From an optimization exercise on the open Yosys and OpenROAD flow, aimed at small area; shortcuts taken in it are not production practice.
The RTL was checked by simulation tests, not by an equivalence proof against the original design.
Some runs may be left out. An edit can pass the tests and still lose a function that they never use.

Fig. 1: run 1, track usage over the die
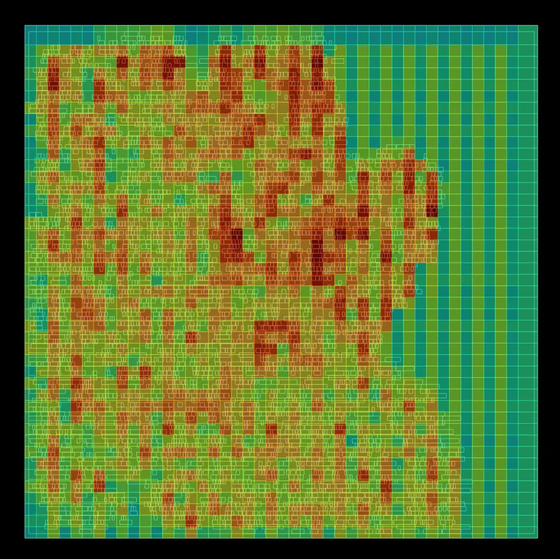
Fig. 2: run 1, pin placement
(1.5 px per um) Pins as bars across the die edge, other pins in grey.
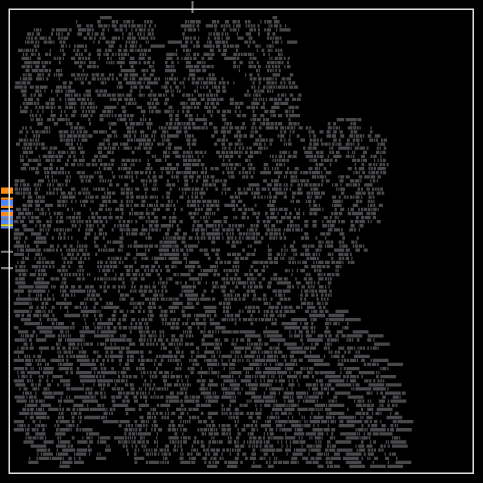
Fig. 3: run 1, the metal 4 layer
(2 px per um)
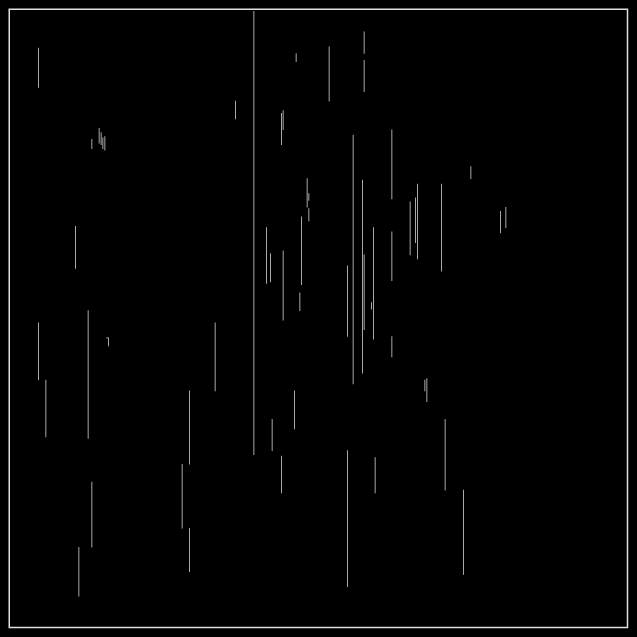
==> flow/design.v <==
`timescale 1ns / 1ps
module reaction_timer_game (
    input  logic clk,        
    input  logic rst,    
    input  logic BTNC,   
    output logic LED,     
    output logic [6:0] SEG,  
    output logic DP,         
    output logic [7:0] AN    
);
    parameter int CLK_FREQ        = 10_000; 
    parameter int MIN_DELAY_S     = 2;
    parameter int MAX_DELAY_S     = 15;
    parameter int DEBOUNCE_COUNT  = 20; 
    parameter int PENALTY_DISPLAY_MS = 2000;
    parameter int TIMEOUT_S       = 10;
    localparam logic [3:0] DIGIT_A = 4'd10;
    localparam logic [3:0] DIGIT_L = 4'd11;
    localparam logic [3:0] DIGIT_O = 4'd12;
    localparam logic [3:0] DIGIT_H = 4'd13;
    localparam logic [3:0] DIGIT_BLANK = 4'd15;
    logic btn_sync_0, btn_sync_1;
    logic btn_debounced;
    logic [17:0] debounce_counter;
    always_ff @(posedge clk) begin
        if (rst) begin
            btn_sync_0 <= 0;
            btn_sync_1 <= 0;
        end else begin
            btn_sync_0 <= BTNC;
            btn_sync_1 <= btn_sync_0;
        end
    end
    always_ff @(posedge clk) begin
        if (rst) begin
            btn_debounced <= 0;
            debounce_counter <= 0;
        end else if (btn_sync_1 != btn_debounced) begin
            debounce_counter <= debounce_counter + 1;
            if (debounce_counter >= DEBOUNCE_COUNT) begin
                btn_debounced <= btn_sync_1;
                debounce_counter <= 0;
            end
        end else begin
            debounce_counter <= 0;
        end
    end
    logic btn_last;
    always_ff @(posedge clk) begin
        if (rst)
            btn_last <= 0;
        else
            btn_last <= btn_debounced;
    end
    wire btn_pressed = btn_debounced & ~btn_last;
    logic [15:0] lfsr;
    always_ff @(posedge clk) begin
        if (rst)
            lfsr <= 16'hACE1;
        else
        lfsr <= {lfsr[14:0], lfsr[15] ^ lfsr[13] ^ lfsr[12] ^ lfsr[10]};
    end
    int rand_delay_cycles;
    int delay_counter;
    typedef enum logic [2:0] {
        IDLE      = 3'b000,
        WAIT_DELAY= 3'b001,
        LED_ON    = 3'b010,
        DONE      = 3'b011,
        PENALTY   = 3'b100,
        TIMEOUT   = 3'b101
    } state_t;
    state_t state;
    int start_counter;
    int reaction_time_ms;
    int penalty_counter;
    always_ff @(posedge clk) begin
        if (rst) begin
            state <= IDLE;
            LED <= 0;
            reaction_time_ms <= 0;
            penalty_counter <= 0;
        end else
        case (state)
            IDLE: begin
                LED <= 0;
                reaction_time_ms <= 0;
                penalty_counter <= 0;
                if (btn_pressed) begin
                    rand_delay_cycles <= ((lfsr % (MAX_DELAY_S - MIN_DELAY_S + 1)) + MIN_DELAY_S) * CLK_FREQ;
                    delay_counter <= 0;
                    state <= WAIT_DELAY;
                end
            end
            WAIT_DELAY: begin
                delay_counter <= delay_counter + 1;
                if (btn_pressed) begin
                    state <= PENALTY;
                    penalty_counter <= 0;
                end else if (delay_counter >= rand_delay_cycles) begin
                    LED <= 1;
                    start_counter <= 0;
                    state <= LED_ON;
                end
            end
            LED_ON: begin
                start_counter <= start_counter + 1;
                if (btn_pressed) begin
                    LED <= 0;
                    reaction_time_ms <= start_counter / (CLK_FREQ / 1000);
                    state <= DONE;
                end else if (start_counter >= (TIMEOUT_S * CLK_FREQ)) begin
                    LED <= 0;
                    state <= TIMEOUT;
                end
            end
            DONE: begin
                if (btn_pressed) begin
                    rand_delay_cycles <= ((lfsr % (MAX_DELAY_S - MIN_DELAY_S + 1)) + MIN_DELAY_S) * CLK_FREQ;
                    delay_counter <= 0;
                    reaction_time_ms <= 0;
                    state <= WAIT_DELAY;
                end
            end
            PENALTY: begin
                penalty_counter <= penalty_counter + 1;
                if (penalty_counter >= (PENALTY_DISPLAY_MS * (CLK_FREQ/1000))) begin
                    state <= IDLE;
                end
            end
            TIMEOUT: begin
                penalty_counter <= penalty_counter + 1;
                if (penalty_counter >= (PENALTY_DISPLAY_MS * (CLK_FREQ/1000))) begin
                    state <= IDLE;
                end
            end
        endcase
    end
    logic [3:0] digit [7:0];
    int seconds;
    int milliseconds;
    always_comb begin
        seconds = reaction_time_ms / 1000;
        milliseconds = reaction_time_ms % 1000;
        if (state == IDLE) begin
            digit[0] = DIGIT_A;
            digit[1] = DIGIT_H;
            digit[2] = DIGIT_O;
            digit[3] = DIGIT_L;
            digit[4] = DIGIT_A;
            digit[5] = DIGIT_BLANK;
            digit[6] = DIGIT_BLANK;
            digit[7] = DIGIT_BLANK;
        end else if (state == PENALTY) begin
            digit[0] = 4'd9;
            digit[1] = 4'd9;
            digit[2] = 4'd9;
            digit[3] = 4'd9;
            digit[4] = DIGIT_BLANK;
            digit[5] = DIGIT_BLANK;
            digit[6] = DIGIT_BLANK;
            digit[7] = DIGIT_BLANK;
        end else if (state == TIMEOUT) begin
            digit[0] = 4'd1;
            digit[1] = 4'd1;
            digit[2] = 4'd1;
            digit[3] = 4'd1;
            digit[4] = DIGIT_BLANK;
            digit[5] = DIGIT_BLANK;
            digit[6] = DIGIT_BLANK;
            digit[7] = DIGIT_BLANK;
        end else begin
            digit[0] = milliseconds % 10;
            digit[1] = (milliseconds / 10) % 10;
            digit[2] = (milliseconds / 100) % 10;
            digit[3] = seconds % 10;
            digit[4] = (seconds / 10) % 10;
            digit[5] = DIGIT_BLANK;
            digit[6] = DIGIT_BLANK;
            digit[7] = DIGIT_BLANK;
        end
    end
    logic [6:0] refresh_counter;
    logic [2:0]  current_digit;
    always_ff @(posedge clk) begin
        if (rst) begin
            refresh_counter <= 0;
            current_digit <= 0;
        end else begin
            refresh_counter <= refresh_counter + 1;
            current_digit <= refresh_counter[6:4];
        end
    end
    assign AN = ~(8'b00000001 << current_digit);
    assign DP = (current_digit == 3) ? 1'b0 : 1'b1;
    always_comb begin
        case (digit[current_digit])
            4'd0: SEG = 7'b1000000;
            4'd1: SEG = 7'b1111001;
            4'd2: SEG = 7'b0100100;
            4'd3: SEG = 7'b0110000;
            4'd4: SEG = 7'b0011001;
            4'd5: SEG = 7'b0010010;
            4'd6: SEG = 7'b0000010;
            4'd7: SEG = 7'b1111000;
            4'd8: SEG = 7'b0000000;
            4'd9: SEG = 7'b0010000;
            DIGIT_A: SEG = 7'b0001000;       
            DIGIT_L: SEG = 7'b1000111;       
            DIGIT_O: SEG = 7'b1000000;       
            DIGIT_H: SEG = 7'b0001001;       
            DIGIT_BLANK: SEG = 7'b1111111;  
            default: SEG = 7'b1111111;
        endcase
    end
endmodule
==> flow/run.sh <==
#!/bin/bash
# synth_recipe.tcl (not shown) runs the flow's synth.tcl, then flattens the netlist and writes it again
# the make line also repeats each setting of config.mk as NAME=value (left out here)
make -C /OpenROAD-flow-scripts/flow DESIGN_CONFIG=/design/flow/config.mk WORK_HOME=/design/flow/orfs CLKGATE_MAP_FILE= SYNTH_SCRIPT=/design/flow/synth_recipe.tcl finish
==> flow/config.mk <==
export PLATFORM = sky130hd
export DESIGN_NAME = reaction_timer_game
export DESIGN_NICKNAME = reaction_timer_game
export VERILOG_FILES = /design/flow/design.v
export SDC_FILE = /design/flow/constraint.sdc
export NUM_CORES = 4
export LEC_CHECK = 0
export CAP_MARGIN = 20
export CORE_MARGIN = 2
export CORE_UTILIZATION = 40
export SLEW_MARGIN = 20
==> flow/constraint.sdc <==
create_clock -name core_clock -period 140.0 [get_ports {clk}]
set_input_delay 28.0000 -clock core_clock [delete_from_list [all_inputs] [get_ports {clk}]]
set_output_delay 28.0000 -clock core_clock [all_outputs]
set_load 0.01 [all_outputs]
==> flow_metrics.env, run 1 <==
export IMPL_fin_cells=6208
export IMPL_synthSimpleGateAreaFrac=0.253
export IMPL_hp_start="refresh_counter[0]$_SDFF_PP0_"
export IMPL_timing_final_ws_setup_ns=68.15
export IMPL_postCtsSetupBuffers=0
export IMPL_hold_slack_ns=0.454
export IMPL_nonClockInverterCount=351
export IMPL_drt_wl_total_um=100000
export IMPL_ctsHtreeMaxLevel=1
export IMPL_buffers_excl_clock=65
export IMPL_ys_seq_elements=208
export IMPL_maxCapViolations=0
export IMPL_dieArea_sq_um=95100
export IMPL_fin_setup_tns_ns=0
export IMPL_nWellTaps=1243
export IMPL_synthMuxAreaShare=0.0318
export IMPL_synth_compound_area_frac=0.294
export IMPL_multi_input_area_share=0.760
export IMPL_met1_length_um=50300
export IMPL_yosysTopAreaCell="xnor2_1"
export IMPL_largestClassByArea="multi-input gates"
export IMPL_path_max_fanout=20
export IMPL_vias=36500
export IMPL_rr_startpoint="start_counter[0]$_SDFFCE_PN0P_"
export IMPL_ff2ff_path_depth=84
export IMPL_async_flop_share=0
export IMPL_outcome="complete, no violations"
export IMPL_worst_path_max_delay_cell="xnor2_1"
export IMPL_fillers=9433
export IMPL_dp_cells=6163
export IMPL_place_gp_congestion=0.933
export IMPL_synth_area_leaders="xnor2_1, edfxtp_1, dfxtp_1"
export IMPL_cts_buffer_depth=3
export IMPL_crit_path_start="reaction_time_ms[3]$_SDFFE_PP0P_"
export IMPL_core_rowCount=111
export IMPL_hold_viol=0
export IMPL_clkCellAreaFrac=0.0209
export IMPL_antenna_found_initial=1
export IMPL_synth_most_common_cell="nor2_1"
export IMPL_cts_tree="built"
export IMPL_setup_violations=0
export IMPL_yosysUniqueCellTypes=167
export IMPL_layout_min_cycle_time_ns=71.85
Back to the opening pictures, Fig. 1:
GRT met1 Usage: 0.302
Avg WL per Cell: 16.2 um

Back to the opening pictures, Fig. 2:
[`DP`] yellow | pins: 1 | direction: output | edge: left
[`SEG`] orange | pins: 7 | direction: output | edge: left
[`AN`] blue | pins: 8 | direction: output | edge: left
all pins by edge: 19 left, 1 top
die width: 308 um
PortBufs: 19

Back to the opening pictures, Fig. 3:
longest straight run: 222 um
nets with wire on the layer: 47
wire length on this layer: 1,650 um
share of all routed wire: 1.6%
main direction: vertical

==> run 2: a larger rewrite; changed files in full <==
==> flow/design.v <==
`timescale 1ns / 1ps
module reaction_timer_game (
    input  logic clk,
    input  logic rst,    
    input  logic BTNC,   
    output logic LED,
    output logic [6:0] SEG,
    output logic DP,
    output logic [7:0] AN
);
    localparam logic [2:0] IDLE0 = 3'd0;   
    localparam logic [2:0] IDLE  = 3'd1;
    localparam logic [2:0] WAITH = 3'd2;   
    localparam logic [2:0] WAIT  = 3'd3;
    localparam logic [2:0] LEDON = 3'd4;
    localparam logic [2:0] DONE  = 3'd5;
    localparam logic [2:0] PEN   = 3'd6;
    localparam logic [2:0] TOUT  = 3'd7;
    logic       s0, s1, deb, last;
    logic [4:0] dc;
    always_ff @(posedge clk) begin
        if (rst) begin
            s0   <= 1'b0;
            s1   <= 1'b0;
            deb  <= 1'b0;
            last <= 1'b0;
            dc   <= 5'd0;
        end else begin
            s0   <= BTNC;
            s1   <= s0;
            last <= deb;
            if (s1 != deb) begin
                if (dc[4] & dc[2]) begin    
                    deb <= s1;
                    dc  <= 5'd0;
                end else begin
                    dc  <= dc + 5'd1;
                end
            end else begin
                dc <= 5'd0;
            end
        end
    end
    wire press = deb & ~last;
    logic [15:0] lfsr;
    always_ff @(posedge clk) begin
        if (rst)
            lfsr <= 16'hACE1;
        else
            lfsr <= {lfsr[14:0], lfsr[15] ^ lfsr[13] ^ lfsr[12] ^ lfsr[10]};
    end
    logic [2:0] state;
    logic [3:0] pre, m1, m2, m3, sec;
    wire c0   = pre[3] & pre[0];           
    wire c1   = c0 & m1[3] & m1[0];
    wire c2   = c1 & m2[3] & m2[0];
    wire c3   = c2 & m3[3] & m3[0];        
    wire full = c3 & (&sec);               
    wire st_idle = (state == IDLE) | (state == IDLE0);
    wire st_wait = (state == WAIT) | (state == WAITH);
    wire sec10   = sec[3] & sec[1];        
    wire start   = press & (st_idle | (state == DONE));
    wire restart = (press & st_wait) | ((state == LEDON) & ~press & sec10);
    wire hold    = (state == DONE) | ((state == LEDON) & press);
    logic [4:0] two_a;
    logic [3:0] step;
    always_comb begin
        two_a = {sec, 1'b0} - {4'd0, lfsr[15]};
        step  = (two_a > 5'd14) ? 4'(two_a - 5'd14) : two_a[3:0];
    end
    function automatic logic [3:0] bcd_inc(input logic [3:0] d, input logic c);
        bcd_inc = c ? ((d[3] & d[0]) ? 4'd0 : d + 4'd1) : d;
    endfunction
    always_ff @(posedge clk) begin
        if (start | restart) begin
            pre <= 4'd9;
            m1  <= 4'd9;
            m2  <= 4'd9;
            m3  <= 4'd9;
            sec <= (start & ~lfsr[15]) ? 4'd14 : 4'd13;
        end else if (!hold) begin
            pre <= bcd_inc(pre, 1'b1);
            m1  <= bcd_inc(m1, c0);
            m2  <= bcd_inc(m2, c1);
            m3  <= bcd_inc(m3, c2);
            if (state == WAITH)
                sec <= step;
            else
                sec <= sec + {3'd0, c3};
        end
    end
    always_ff @(posedge clk) begin
        if (rst)
            state <= IDLE0;
        else
            case (state)
                IDLE0, IDLE: state <= press ? WAITH : IDLE;
                WAITH: if (press) state <= PEN;
                       else if (m1[0] & pre[1] & pre[0]) state <= WAIT;   
                WAIT:  if (press) state <= PEN;
                       else if (full) state <= LEDON;
                LEDON: if (press) state <= DONE;
                       else if (sec10) state <= TOUT;
                DONE:  if (press) state <= WAITH;
                default: if (full) state <= IDLE;    
            endcase
    end
    assign LED = (state == LEDON);
    logic [6:0] rc;
    always_ff @(posedge clk) begin
        if (rst)
            rc <= 7'd0;
        else if (state != IDLE0)
            rc <= rc + 7'd1;
    end
    wire [2:0] cd = rc[6:4];
    assign AN = ~(8'b00000001 << cd);
    assign DP = (cd == 3'd3) ? 1'b0 : 1'b1;
    logic [3:0] d;
    always_comb begin
        d = 4'd15;
        if (st_idle) begin
            case (cd)
                3'd0: d = 4'd10;
                3'd1: d = 4'd13;
                3'd2: d = 4'd12;
                3'd3: d = 4'd11;
                3'd4: d = 4'd10;
                default: d = 4'd15;
            endcase
        end else if (state == PEN) begin
            d = (cd[2]) ? 4'd15 : 4'd9;
        end else if (state == TOUT) begin
            d = (cd[2]) ? 4'd15 : 4'd1;
        end else if (state == DONE) begin
            case (cd)
                3'd0: d = m1;
                3'd1: d = m2;
                3'd2: d = m3;
                3'd3: d = {sec[3] & ~sec[1], sec[2], sec[1] & ~sec[3], sec[0]};
                3'd4: d = {3'd0, sec10};
                default: d = 4'd15;
            endcase
        end else begin
            d = (cd[2] & (cd[1] | cd[0])) ? 4'd15 : 4'd0;
        end
    end
    always_comb begin
        case (d)
            4'd0:  SEG = 7'b1000000;
            4'd1:  SEG = 7'b1111001;
            4'd2:  SEG = 7'b0100100;
            4'd3:  SEG = 7'b0110000;
            4'd4:  SEG = 7'b0011001;
            4'd5:  SEG = 7'b0010010;
            4'd6:  SEG = 7'b0000010;
            4'd7:  SEG = 7'b1111000;
            4'd8:  SEG = 7'b0000000;
            4'd9:  SEG = 7'b0010000;
            4'd10: SEG = 7'b0001000;   
            4'd11: SEG = 7'b1000111;   
            4'd12: SEG = 7'b1000000;   
            4'd13: SEG = 7'b0001001;   
            default: SEG = 7'b1111111;
        endcase
    end
endmodule
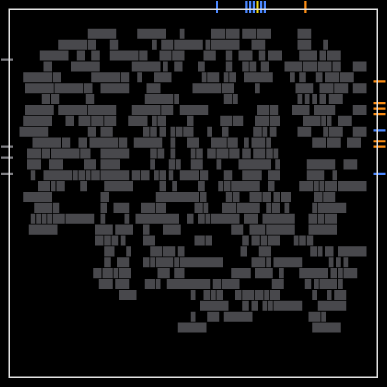
Fig. 4. Pin placement (run 2).
(4 px per um) Pins as bars across the die edge, other pins in grey.
[`AN`] blue | pins: 8 | direction: output | edge: 6 top, 2 right
[`SEG`] orange | pins: 7 | direction: output | edge: 6 right, 1 top
[`DP`] yellow | pins: 1 | direction: output | edge: top
all pins by edge: 8 right, 8 top, 4 left
Die Height: 91.6 um
die width: 91.6 um

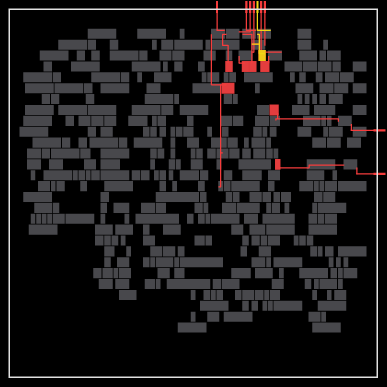
Fig. 5. I/O nets highlighted (run 2).
(4 px per um)
[`AN`] red | bits: 8 | direction: output | edge: 6 top, 2 right | end cells: 8 | wire: 180 um
[`DP`] yellow | bits: 1 | direction: output | edge: top | end cells: 1 | wire: 16.6 um

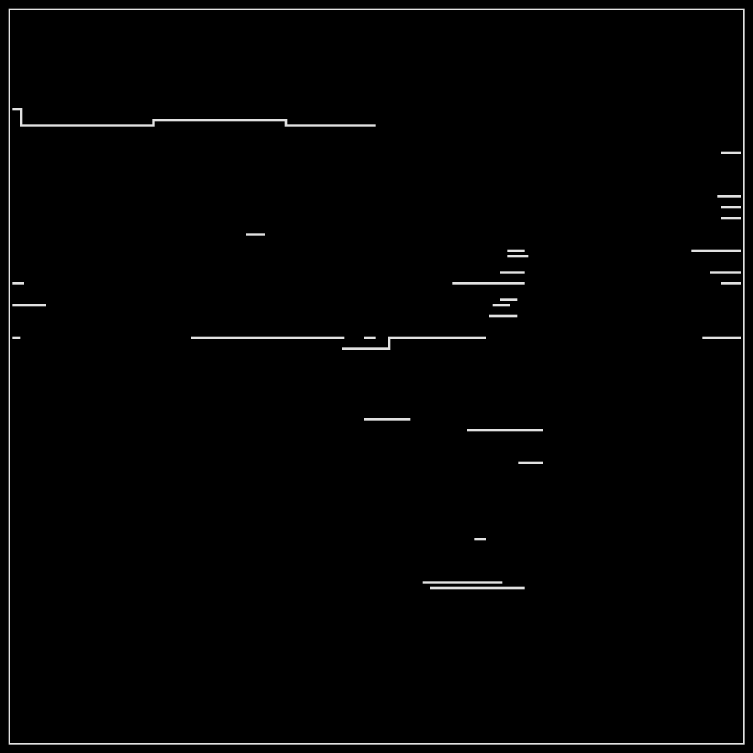
Fig. 6. Signal wires on met3 (run 2).
(8 px per um)
main direction: horizontal
wire length on this layer: 183 um
share of all routed wire: 3.1%
nets with wire on the layer: 24
longest straight run: 18.9 um
GRT met3 Usage: 0.0271
Vias: 2,374
total length of routed wires: 5940 um

==> run 2 against run 1 <==
Against the previous run:
- via count is 93% lower
- sequential share of layout area increased by 21 points
- setup slack improved by 40 ns
- global-route usage shrank 5.8 points
- largest cell class unchanged
- final cell count is 93% lower
- still clean
- critical path type unchanged
- critical path depth shrank 118
- critical endpoint unchanged
- sequential cell count is 153 lower
- fmax grew 130%
- area after synthesis is 92% lower
- core utilization grew 3.9 points
- die area fell by 91%
- non-clock buffer count is 46 lower
==> flow_metrics.env, run 2 <==
export IMPL_grt_util_met1=0.196
export IMPL_hold_viol=0
export IMPL_hold_slack_ns=0.420
export IMPL_synthMuxAreaShare=0.0880
export IMPL_drt_wirelength_per_cell_um=12.9
export IMPL_setup_violations=0
export IMPL_met1_length_um=2980
export IMPL_dieArea_sq_um=8400
export IMPL_nWellTaps=99
export IMPL_ctsHtreeMaxLevel=2
export IMPL_antenna_found_initial=0
export IMPL_postCtsSetupBuffers=0
export IMPL_core_rowCount=31
export IMPL_worst_path_max_delay_cell="dfxtp_1"
export IMPL_timing_final_ws_setup_ns=108.20
export IMPL_dp_cells=452
export IMPL_path_max_fanout=19
export IMPL_hp_start="lfsr[14]$_SDFF_PP0_"
export IMPL_yosysTopAreaCell="dfxtp_1"
export IMPL_fin_cells=460
export IMPL_outcome="complete, no violations"
export IMPL_ys_seq_elements=55
export IMPL_cts_buffer_depth=2
export IMPL_crit_path_start="state[1]$_SDFFE_PP0P_"
export IMPL_synthSimpleGateAreaFrac=0.228
export IMPL_nonClockInverterCount=14
export IMPL_fin_setup_tns_ns=0
export IMPL_largestClassByArea="multi-input gates"
export IMPL_cts_tree="built"
export IMPL_yosysUniqueCellTypes=52
export IMPL_place_gp_congestion=0.830

[separate check: timing with driven ports]
No port has a modelled driver above. Below, the same layouts with a new extraction and two added sets of constraints.
Step 1 assumes that a clkbuf_16 drives the clock port and a buf_2 every other input.
Step 2 adds t to the input delays and takes it off the output delays; t is the mean of the earliest and latest rising clock arrival at the registers after step 1. Input paths then give back, and output paths get back, about the clock's delay inside the block.
Slacks: ideal / step 1 / step 2; pairs: ideal / step 1.
| run | t (ns) | slack for setup (ns) | cell pins on the clock port's net |
|---|---|---|---|
| run 1 | 0.615 | 68.154 / 68.089 / 68.703 | 1 |
| run 2 | 0.347 | 108.198 / 108.168 / 108.515 | 1 |
After both steps setup and hold are still met in every run listed.
